Source: an optimization exercise on an open RTL-to-GDS flow (aim: small area). Production flows keep margins and buffers that such runs may drop.
Function was checked by simulation only, so behaviour that the tests miss may differ from the original.
Not every run is shown, and edits may drop behaviour that the tests do not exercise.

===== flow/run.sh =====
#!/bin/bash
# synth_recipe.tcl (not shown) runs the flow's synth.tcl, then flattens the netlist and writes it again
# the make line also repeats each setting of config.mk as NAME=value (left out here)
make -C /OpenROAD-flow-scripts/flow DESIGN_CONFIG=/design/flow/config.mk WORK_HOME=/design/flow/orfs CLKGATE_MAP_FILE= SYNTH_SCRIPT=/design/flow/synth_recipe.tcl finish

===== flow/config.mk =====
export PLATFORM = sky130hd
export DESIGN_NAME = Cordic
export DESIGN_NICKNAME = Cordic
export VERILOG_FILES = /design/flow/design.v
export SDC_FILE = /design/flow/constraint.sdc
export NUM_CORES = 4
export LEC_CHECK = 0
export CAP_MARGIN = 20
export CORE_MARGIN = 2
export CORE_UTILIZATION = 40
export SLEW_MARGIN = 20

===== flow/constraint.sdc =====
create_clock -name core_clock -period 5.0 [get_ports {clk}]
set_input_delay 1.0000 -clock core_clock [delete_from_list [all_inputs] [get_ports {clk}]]
set_output_delay 1.0000 -clock core_clock [all_outputs]
set_load 0.01 [all_outputs]

===== flow/design.v =====
`timescale 1ns / 100ps
module Cordic(clk,rst,phase_step,xin,yin,xout,yout);
parameter IN_WIDTH	= 16; 
parameter EXTRA_BITS	= 6; 
localparam WI			= IN_WIDTH;
localparam WXY			= IN_WIDTH+EXTRA_BITS; 
localparam STG			= WXY; 
input clk;
input rst; 
input signed  [31:0]    phase_step; 
input signed  [WI-1:0]  xin,yin;
output signed [WXY-1:0] xout,yout;
wire signed [31:0] atan_table [0:31];
                 assign atan_table[00] = 32'b0010_0000_0000_0000_0000_0000_0000_0000;
						assign atan_table[01] = 32'b0001_0010_1110_0100_0000_0101_0001_1110;
						assign atan_table[02] = 32'b0000_1001_1111_1011_0011_1000_0101_1011;
						assign atan_table[03] = 32'b0000_0101_0001_0001_0001_0001_1101_0100;
						assign atan_table[04] = 32'b0000_0010_1000_1011_0000_1101_0100_0011;
						assign atan_table[05] = 32'b0000_0001_0100_0101_1101_0111_1110_0001;
						assign atan_table[06] = 32'b0000_0000_1010_0010_1111_0110_0001_1110;
						assign atan_table[07] = 32'b0000_0000_0101_0001_0111_1100_0101_0101;
						assign atan_table[08] = 32'b0000_0000_0010_1000_1011_1110_0101_0011;
						assign atan_table[09] = 32'b0000_0000_0001_0100_0101_1111_0010_1111;
						assign atan_table[10] = 32'b0000_0000_0000_1010_0010_1111_1001_1000;
						assign atan_table[11] = 32'b0000_0000_0000_0101_0001_0111_1100_1100;
						assign atan_table[12] = 32'b0000_0000_0000_0010_1000_1011_1110_0110;
						assign atan_table[13] = 32'b0000_0000_0000_0001_0100_0101_1111_0011;
						assign atan_table[14] = 32'b0000_0000_0000_0000_1010_0010_1111_1010;
						assign atan_table[15] = 32'b0000_0000_0000_0000_0101_0001_0111_1101;
						assign atan_table[16] = 32'b0000_0000_0000_0000_0010_1000_1011_1110;
						assign atan_table[17] = 32'b0000_0000_0000_0000_0001_0100_0101_1111;
						assign atan_table[18] = 32'b0000_0000_0000_0000_0000_1010_0011_0000;
						assign atan_table[19] = 32'b0000_0000_0000_0000_0000_0101_0001_1000;
						assign atan_table[20] = 32'b0000_0000_0000_0000_0000_0010_1000_1100;
						assign atan_table[21] = 32'b0000_0000_0000_0000_0000_0001_0100_0110;
						assign atan_table[22] = 32'b0000_0000_0000_0000_0000_0000_1010_0011;
						assign atan_table[23] = 32'b0000_0000_0000_0000_0000_0000_0101_0001;
						assign atan_table[24] = 32'b0000_0000_0000_0000_0000_0000_0010_1001;
						assign atan_table[25] = 32'b0000_0000_0000_0000_0000_0000_0001_0100;
						assign atan_table[26] = 32'b0000_0000_0000_0000_0000_0000_0000_1010;
						assign atan_table[27] = 32'b0000_0000_0000_0000_0000_0000_0000_0101;
						assign atan_table[28] = 32'b0000_0000_0000_0000_0000_0000_0000_0011;
						assign atan_table[29] = 32'b0000_0000_0000_0000_0000_0000_0000_0010;
						assign atan_table[30] = 32'b0000_0000_0000_0000_0000_0000_0000_0001;
						assign atan_table[31] = 32'b0000_0000_0000_0000_0000_0000_0000_0000;
reg signed [WXY-1:0] X [0:STG-1];
reg signed [WXY-1:0] Y [0:STG-1];
reg signed [31:0]    Z [0:STG-1]; 
reg [31:0] phase_acc;
wire [1:0]  quadrant = phase_acc [31:30]; 
wire signed [WI-1:0] nxin,nyin;
assign nxin = -xin;
assign nyin = -yin;
always @(posedge clk)
	begin
		case(quadrant)
			2'b00,2'b11: 
				begin  
					X[0] <= {xin[WI-1],xin}<<{EXTRA_BITS-1};
					Y[0] <= {yin[WI-1],yin}<<{EXTRA_BITS-1};
					Z[0] <= phase_acc ;
				end
			2'b01:
				begin
					X[0] <= {nyin[WI-1],nyin}<<{EXTRA_BITS-1};
					Y[0] <= {xin[WI-1],xin}<<{EXTRA_BITS-1};
					Z[0] <= {2'b00,phase_acc[29:0]}; 
				end
			2'b10:
				begin
					X[0] <= {yin[WI-1],yin}<<{EXTRA_BITS-1};
					Y[0] <= {nxin[WI-1],nxin}<<{EXTRA_BITS-1};
					Z[0] <= {2'b11,phase_acc[29:0]};
				end
			default:;
		endcase
		if(rst) phase_acc<=32'd0; else phase_acc<=phase_acc+phase_step;
	end
genvar i;
generate
	for(i=0;i<(STG-1);i=i+1)
	begin:ITERATION
	wire z_sign;
	wire signed [WXY-1:0] x_shr,y_shr;
	assign x_shr=X[i]>>>i;
	assign y_shr=Y[i]>>>i;
	assign z_sign=Z[i][31];
	always @ (posedge clk)
			begin
				X[i+1] <= z_sign?(X[i]+y_shr):(X[i]-y_shr);
				Y[i+1] <= z_sign?(Y[i]-x_shr):(Y[i]+x_shr);
				Z[i+1] <= z_sign?(Z[i]+atan_table[i]):(Z[i]-atan_table[i]);
				end
	end
endgenerate
assign xout	=	X[STG-1];
assign yout	=	Y[STG-1];
endmodule

Run 1, the metal 4 layer:
The bar under the picture is 200 µm long.
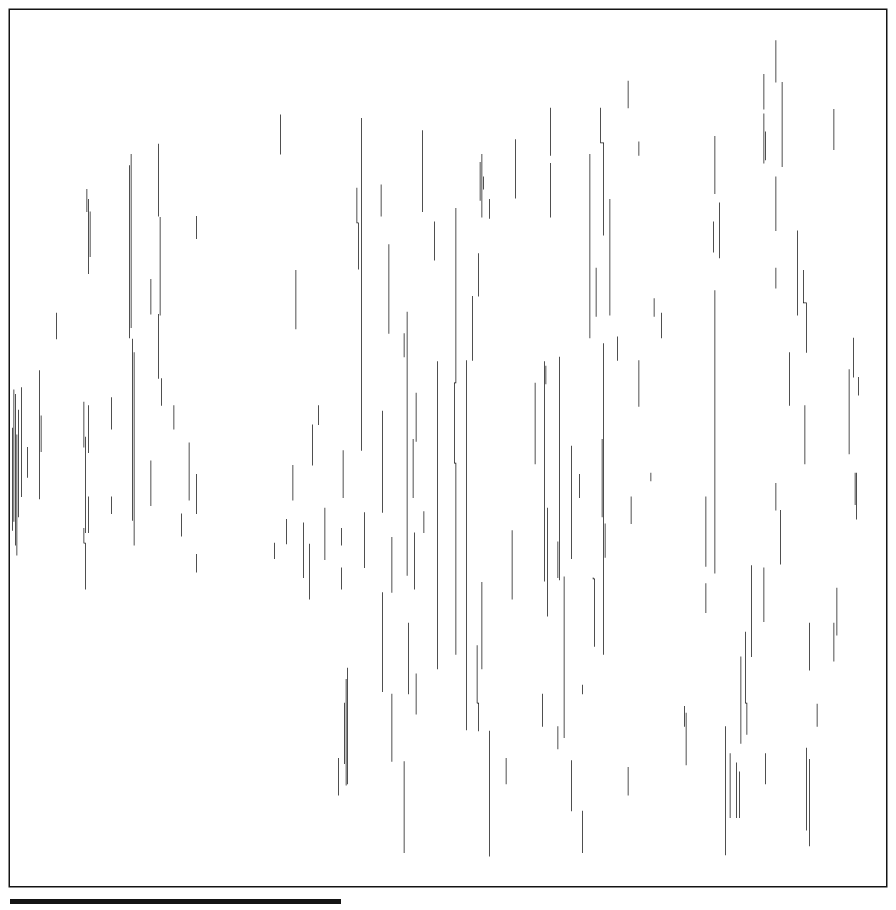
92 nets have wire on it. The longest straight run is 223 µm. The layer holds 2.9% of the routed length. The layer carries 7210 µm of wire.
final WL: 248000 µm
Vias: 85981

Run 1, port wiring:
The bar under the picture is 200 µm long.
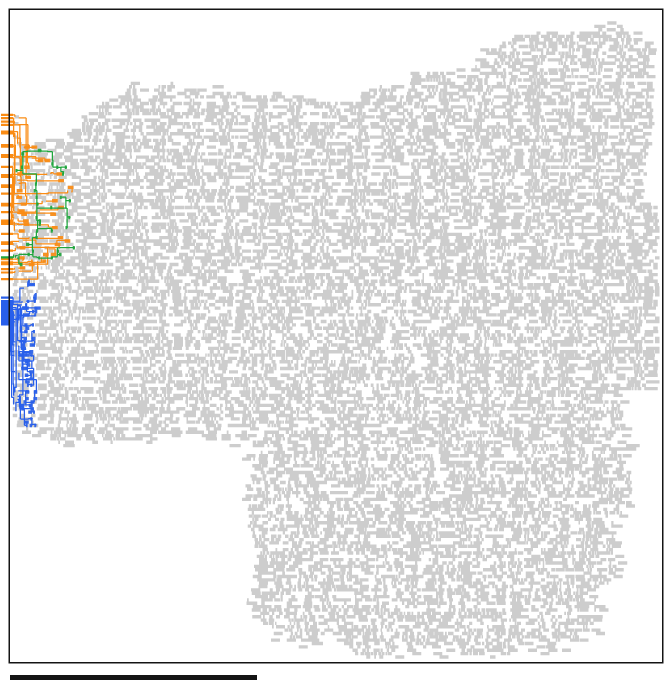
`rst`: drawn in green, direction input, edge left, end cells 33, buffers 2, wire 329 µm. `phase_step`: drawn in orange, direction input, edge left, end cells 33, buffers 32, wire 1200 µm. `yin`: drawn in blue, direction input, edge left, end cells 64, buffers 16, wire 1130 µm.
io pins: 110
PortBufs: 109

==> flow_summary.toml, run 1 <==
[layout]
seq_share = 0.262
fill_cells = 26982
inv_count = 647
antennaDiodeCount = 9
num-clock-buffers = 260
nonClkBufAreaFrac = 0.0141
nNetsFinal = 14505
multi_input_area_share = 0.614
final_common_cell = "ha_1"
seq_area_um2 = 32000
clock_area_frac = 0.0532
drive_above_1_share = 0.0430
buffers = 190
multi_input_gates = 10156

[setup_path]
arrival_ns = 4.93
crit_type = "flop to flop"
path_max_fanout = 20
cpPeakStageDelay_ns = 0.58
crit_top_cell = "a21oi_1"
path_cells = "inv_1 -> buf_4 -> ha_1 -> o21ai_0 -> nand2b_1 -> a21oi_1 -> o2111ai_1 -> a41o_1 -> o41ai_2 -> o21ba_2 -> o211ai_1 -> a21oi_1"
critPathTopFamily = "compound AO/OA/AOI/OAI gates"
cpMaxStageDelayCell = "dfxtp_2"
critPathCaptureType = "flop"

[logic_synthesis]
yosysTopAreaCellShare = 0.290
synth_top_family_by_area = "compound AO/OA/AOI/OAI gates"
post_synth_mux_area_share = 0.0107
synthAdderAreaFrac = 0.192
ys_ff_latch = 1598
synth_ff_type = "dfxtp_1"
ys_top_cells_by_area = "dfxtp_1 29%, ha_1 18%, xnor2_1 8.9%, a21oi_1 6.1%, a21o_1 4.2%"
synth_compound_area_frac = 0.220
synth-edff-count = 0
syn_nets = 14299
synth_area_leader_cell = "dfxtp_1"
synth_common_cells = "1598 x dfxtp_1, 1596 x ha_1, 1338 x a21oi_1"
synth_most_common_cell = "dfxtp_1"
synthDistinctLibCells = 96
synthArstFlopShare = 0

[sta]
timing_hold_violations_final = 0
rsz0062_at_grt = "no"
clock_skew_ns = 0.0937
report.final.slew_viol_count = 0
worst_pin_slew_ns = 1.02
final.min_clock_period_ns = 4.25
max_freq_ghz = 0.235
relSlewSlack = 0.318

[cts]
cts_buffers = 191
post_cts.repair.setup_buffers = 0
clockRootBuffer = "clkbuf_16"
cts.sinks = 1598
holdBufCountCts = 0
cts.path.max_buffers = 4
cts_resized = 0
cts_tree = "done"
clk_pin_slew_ns = 0.06

[global_route]
grt_pass1_wl_um = 410000
grt.total_usage = 0.173
met1_usage = 0.228
grt_max_degree = 53
overflow = 0
grt_pass1_vias = 82101
grtUsageMet2 = 0.295
antenna_found_initial = 8
top_usage_layer = "met2"

[flow_run]
cap_violations = 0

[route]
via_per_inst = 5.20
drt_first_pass_iters = 6
drt_iter0_drc = 4232

[die]
die_area_um2 = 280000
tap_cells = 3589
rows = 192

[min_path]
hp-class = "flop to flop"

[placed_design]
dpl.hpwl_um = 199000
gp_congestion = 0.873

[status]
status = "complete, no violations"
Run 1, top view of the die:
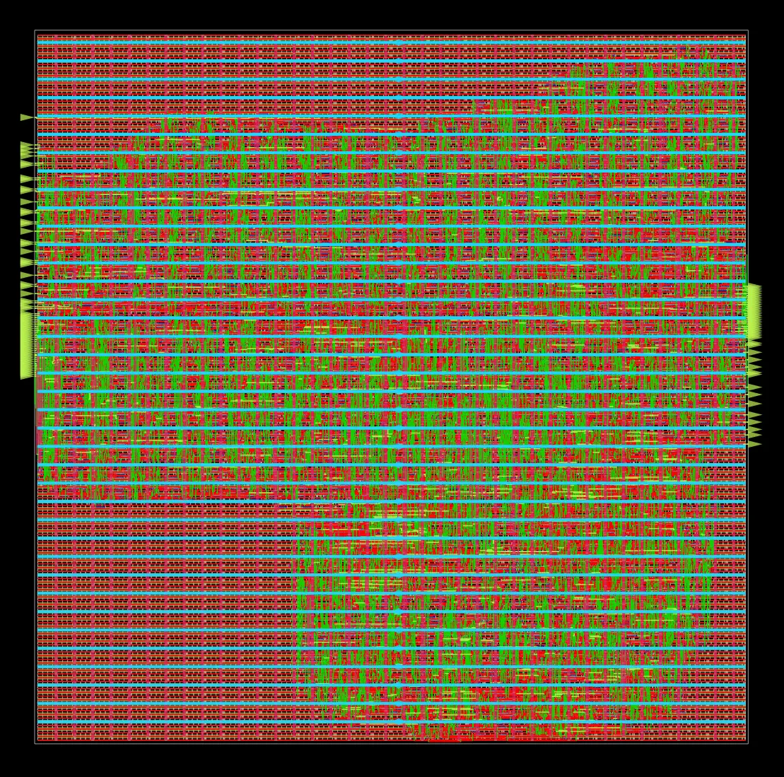
Die Wd: 529 µm
Post-Route Utilization: 0.446

## run 1: final timing paths
check	start	to	slack (ns)	depth (start not counted)
worst max-delay path	Z[12][31]$_DFF_P_	Z[13][31]$_DFF_P_	0.75	12
worst min-delay path	Z[0][23]$_DFF_P_	Z[1][23]$_DFF_P_	0.33	0
worst max register to register	Z[12][31]$_DFF_P_	Z[13][31]$_DFF_P_	0.75	12
worst min register to register	Z[0][23]$_DFF_P_	Z[1][23]$_DFF_P_	0.33	0
## run 1: layer usage
layer / share of wire / vias up
li1: - / 45613
met1: 0.48 / 38681
met2: 0.46 / 1314
met3: 0.035 / 373
met4: 0.029 / 0
met5: 0 / -
## run 1: stage by stage
stage	area, µm²	utilization	setup slack, ns	std cells
after floorplan	110000	-	0.807	12578
after global placement	116000	0.422	0.684	16180
after detailed placement	116000	0.422	0.701	16180
after CTS	122000	0.446	0.677	16521
after global routing	122000	0.446	0.422	16530
final	122000	0.446	0.752	16530
## run 1: registers in the layout, summed over array words and instances, names as in the netlist
signal / flops
Y: 465
phase_acc: 32
X: 466
Z: 635
Run 1, cells coloured by class:
The bar under the picture is 200 µm long.
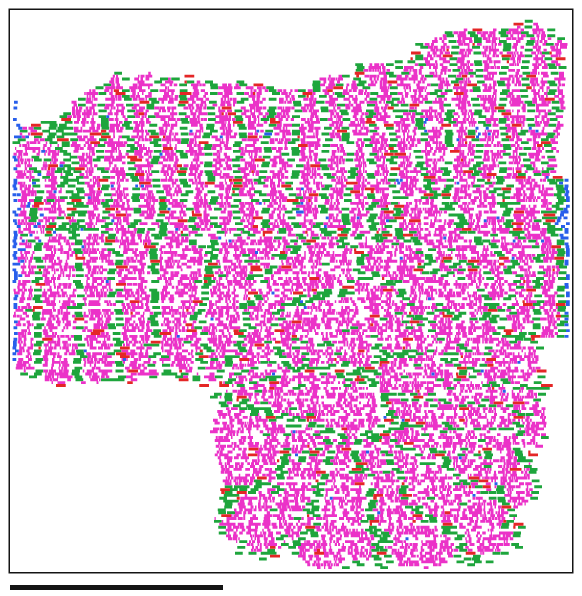

==> run 2: too many edits to list; what changed since run 1 <==
flow/design.v: 98 -> 250 lines; modules unchanged: 0
  Cordic: edited, 97 -> 250 lines
Run 2, cells coloured by class:
The bar under the picture is 100 µm long.
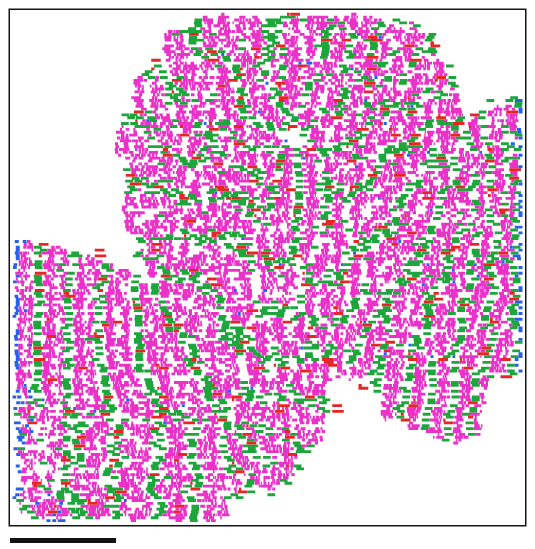
clock drivers and dummy loads: drawn in red, cells 312, share of their area 6.2%. remaining logic cells: drawn in magenta, cells 8680, share of their area 64%. sequential cells: drawn in green, cells 1414, share of their area 28%. remaining buffers and delay cells: drawn in blue, cells 169, share of their area 1.5%.

==> flow_summary.toml, run 2 <==
[placed_design]
gp_congestion = 0.856
post_dp_cell_area_um2 = 98200
dpl.hpwl_um = 166000
dp_slack_ns = 0.508
port_buffers = 109
placedCellCount = 13306

[sta]
final.min_clock_period_ns = 4.16
fin_crit_sh = 0.831
rsz0062_at_grt = "no"
worst_pin_slew_ns = 0.981
timing_hold_violations_final = 0
worst_hold_slack_ns = 0.362
final-setup-viol-count = 0
report.final.slew_viol_count = 0
max_freq_ghz = 0.241
relSlewSlack = 0.344
worst_slack_ns = 0.843
tns_ns = 0
clock_skew_ns = 0.0450

[layout]
max_flop_register = "phase_acc"
fill_cells = 22155
stdcell_count = 13620
largest_register_ffs = 32
reg_top3 = "phase_acc (32), Z0 (31)"
seq_area_um2 = 28300
final_cell_mix = "1401 x dfxtp_1, 1369 x ha_1, 1020 x xnor2_1"
final_common_cell = "dfxtp_1"
utilization = 0.450
area_growth_pct = 12.0
final_cell_area_um2 = 104000
nNetsFinal = 11915
multi_input_area_um2 = 63400
drive_above_1_share = 0.0445

[logic_synthesis]
synth_most_common_cell = "dfxtp_1"
synth_xor_area_frac = 0.151
synthDistinctLibCells = 80
synth_common_cells = "1414 x dfxtp_1, 1369 x ha_1, 1022 x xnor2_1"
syn_nets = 11690
yosysWarnings = 1
synthAdderAreaFrac = 0.194
synth_ff_type = "dfxtp_1"
synth_compound_area_frac = 0.205
syn_inst = 10208
synth_top_family_by_area = "compound AO/OA/AOI/OAI gates"
ys_top_cells_by_area = "dfxtp_1 30%, ha_1 18%, xnor2_1 9.6%, xor2_1 5.5%, a21oi_1 4.5%"
synth_simple_gate_area_share = 0.126
synthArstFlopShare = 0
ys_seq_area_frac = 0.304
avgSynthCellArea_um2 = 9.13
ys_ff_latch = 1414
synth-edff-count = 0
post_synth_mux_area_share = 0.00365
yosysTopAreaCellShare = 0.304
synthesis.area_um2 = 93200
synth_area_leader_cell = "dfxtp_1"

[route]
wl_met3_um = 6220
drc = 0
wl_per_cell_um = 15.3
via_per_inst = 5.29
vias = 72022
top_layer = "met4"
wl_met2_um = 103000
drt_iter0_drc = 3130
ant_nets = 0
drt_first_pass_iters = 6
wl_met1_um = 93600
wirelength_um = 209000

[die]
rows = 177
io_pins = 110
die_height_um = 487
die_area_um2 = 237000
start_util = 0.402
core_um2 = 232000
die_w_um = 487

[setup_path]
crit_type = "flop to flop"
path_cells = "xor2_1 -> fa_1 -> a21o_1 -> a21oi_1 -> o21bai_1 -> a21oi_1 -> nor2b_1 -> o41ai_1 -> o31ai_1 -> o41ai_1 -> nor3_1 -> a311o_1"
required_ns = 5.71
reg2reg_from = "Z16[15]$_DFF_P_"
path_max_fanout = 13
critPathCaptureType = "flop"
crit_path_start_kind = "flop"
cpPeakStageDelay_ns = 0.79
startpoint = "Z16[15]$_DFF_P_"
arrival_ns = 4.86
cpMaxStageDelayCell = "dfxtp_1"

[min_path]
hp-class = "flop to flop"
min_from = "phase_acc[20]$_SDFF_PP0_"

[global_route]
antenna_found_initial = 1
grt_pass1_wl_um = 347000
grt_max_degree = 64
overflow = 0
grt.total_usage = 0.172
grt_pass1_vias = 71774

[cts]
post_cts.repair.setup_buffers = 0
cts.path.max_buffers = 3
cts_tree = "done"
clockRootBuffer = "clkbuf_16"
htreeDepth = 4
clock_latency_ns = 0.84
cts_buffers = 168
cts_resized = 0
cts.sinks = 1414
holdBufCountCts = 0
clk_pin_slew_ns = 0.06

[flow_run]
cap_violations = 0

[status]
status = "complete, no violations"
Run 2, the metal 4 layer:
The bar under the picture is 100 µm long.
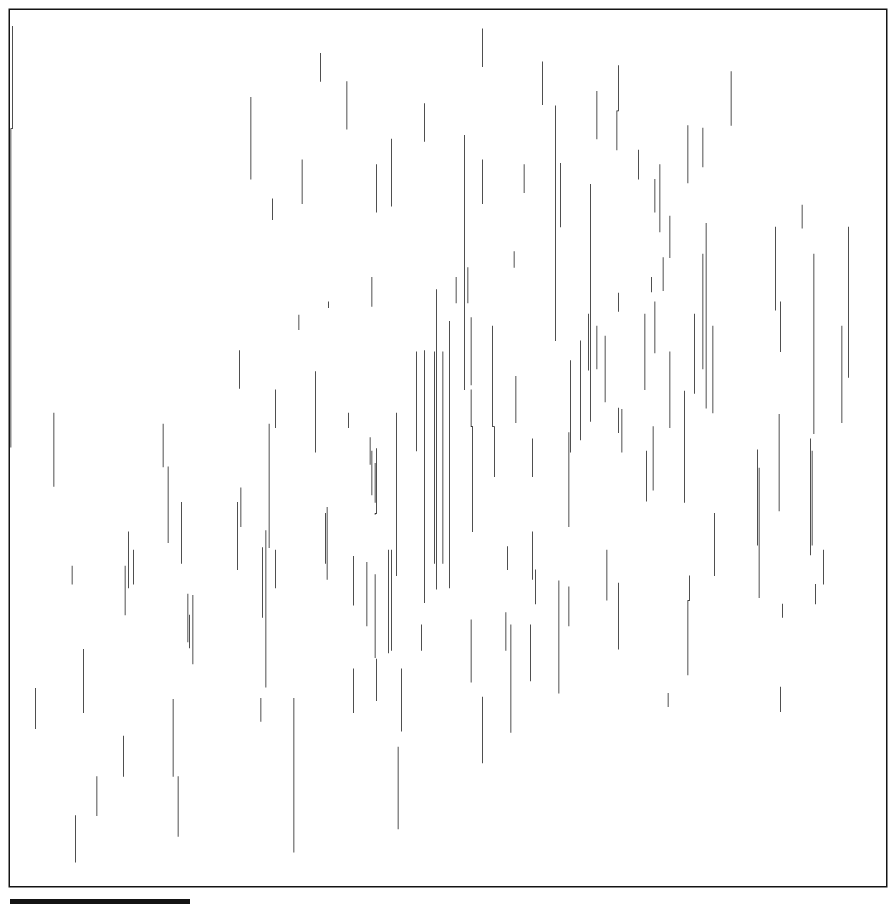
The layer carries 5870 µm of wire. 89 nets have wire on it. The wires run mostly vertical. The longest straight run is 177 µm.

## run 2: path summary, 6_finish.rpt
kind	endpoint	slack [ns]	cells past startpoint
max	Y17[20]$_DFF_P_	0.84	12
min	Z0[20]$_DFF_P_	0.36	0
max reg2reg	Y17[20]$_DFF_P_	0.84	12
min reg2reg	Z0[20]$_DFF_P_	0.36	0
## run 2: worst max-delay path, delay by kind of cell (launching register included)
kind | cells | cell delay [ns]
compound gates | 8 | 2.37
flops | 1 | 0.79
fa+ha+maj | 1 | 0.45
xor+xnor | 1 | 0.22
simple gates | 2 | 0.21
## run 2: metal layers
| metal | global-route usage | vias up |
|---|---|---|
| met5 | 0 | - |
| met4 | 0.0542 | 0 |
| met3 | 0.0224 | 325 |
| met2 | 0.317 | 1063 |
| met1 | 0.206 | 33326 |
| li1 | - | 37308 |
## run 2: layout make-up
class / count / share of cell area
clock buffers: 219 / 0.0449
repair buffers: 169 / 0.0148
clock inverters: 93 / 0.0145
flip-flops and latches: 1414 / 0.271
inverters: 291 / 0.0105
diodes: 2 / 0.0000479
well taps: 3043 / 0.0365
multi-input cells: 8389 / 0.608

re-timing with driven ports:
No port has a modelled driver above. Below, the same layouts with a new extraction and two added sets of constraints. Step 1 assumes that a clkbuf_16 drives the clock port and a buf_2 every other input. Step 2 also shifts input and output timing later by t, the mid clock arrival at the registers, as if the neighbouring blocks saw the same clock. a / b / c = ideal ports / drivers / drivers and shift; a / b = the first two.
run | shift t [ns] | setup slack, ns | hold slack, ns | worst setup path at the end
run 1 | 0.932 | 0.752 / 0.752 / 0.752 | 0.325 / 0.325 / 0.325 | register to register
run 2 | 0.899 | 0.843 / 0.843 / 0.508 | 0.362 / 0.362 / 0.362 | input to register
After both steps setup and hold are still met in every run listed. For run 2, which loses most, drivers alone change the setup slack by 0.000 ns; drivers and shift together by -0.335 ns.
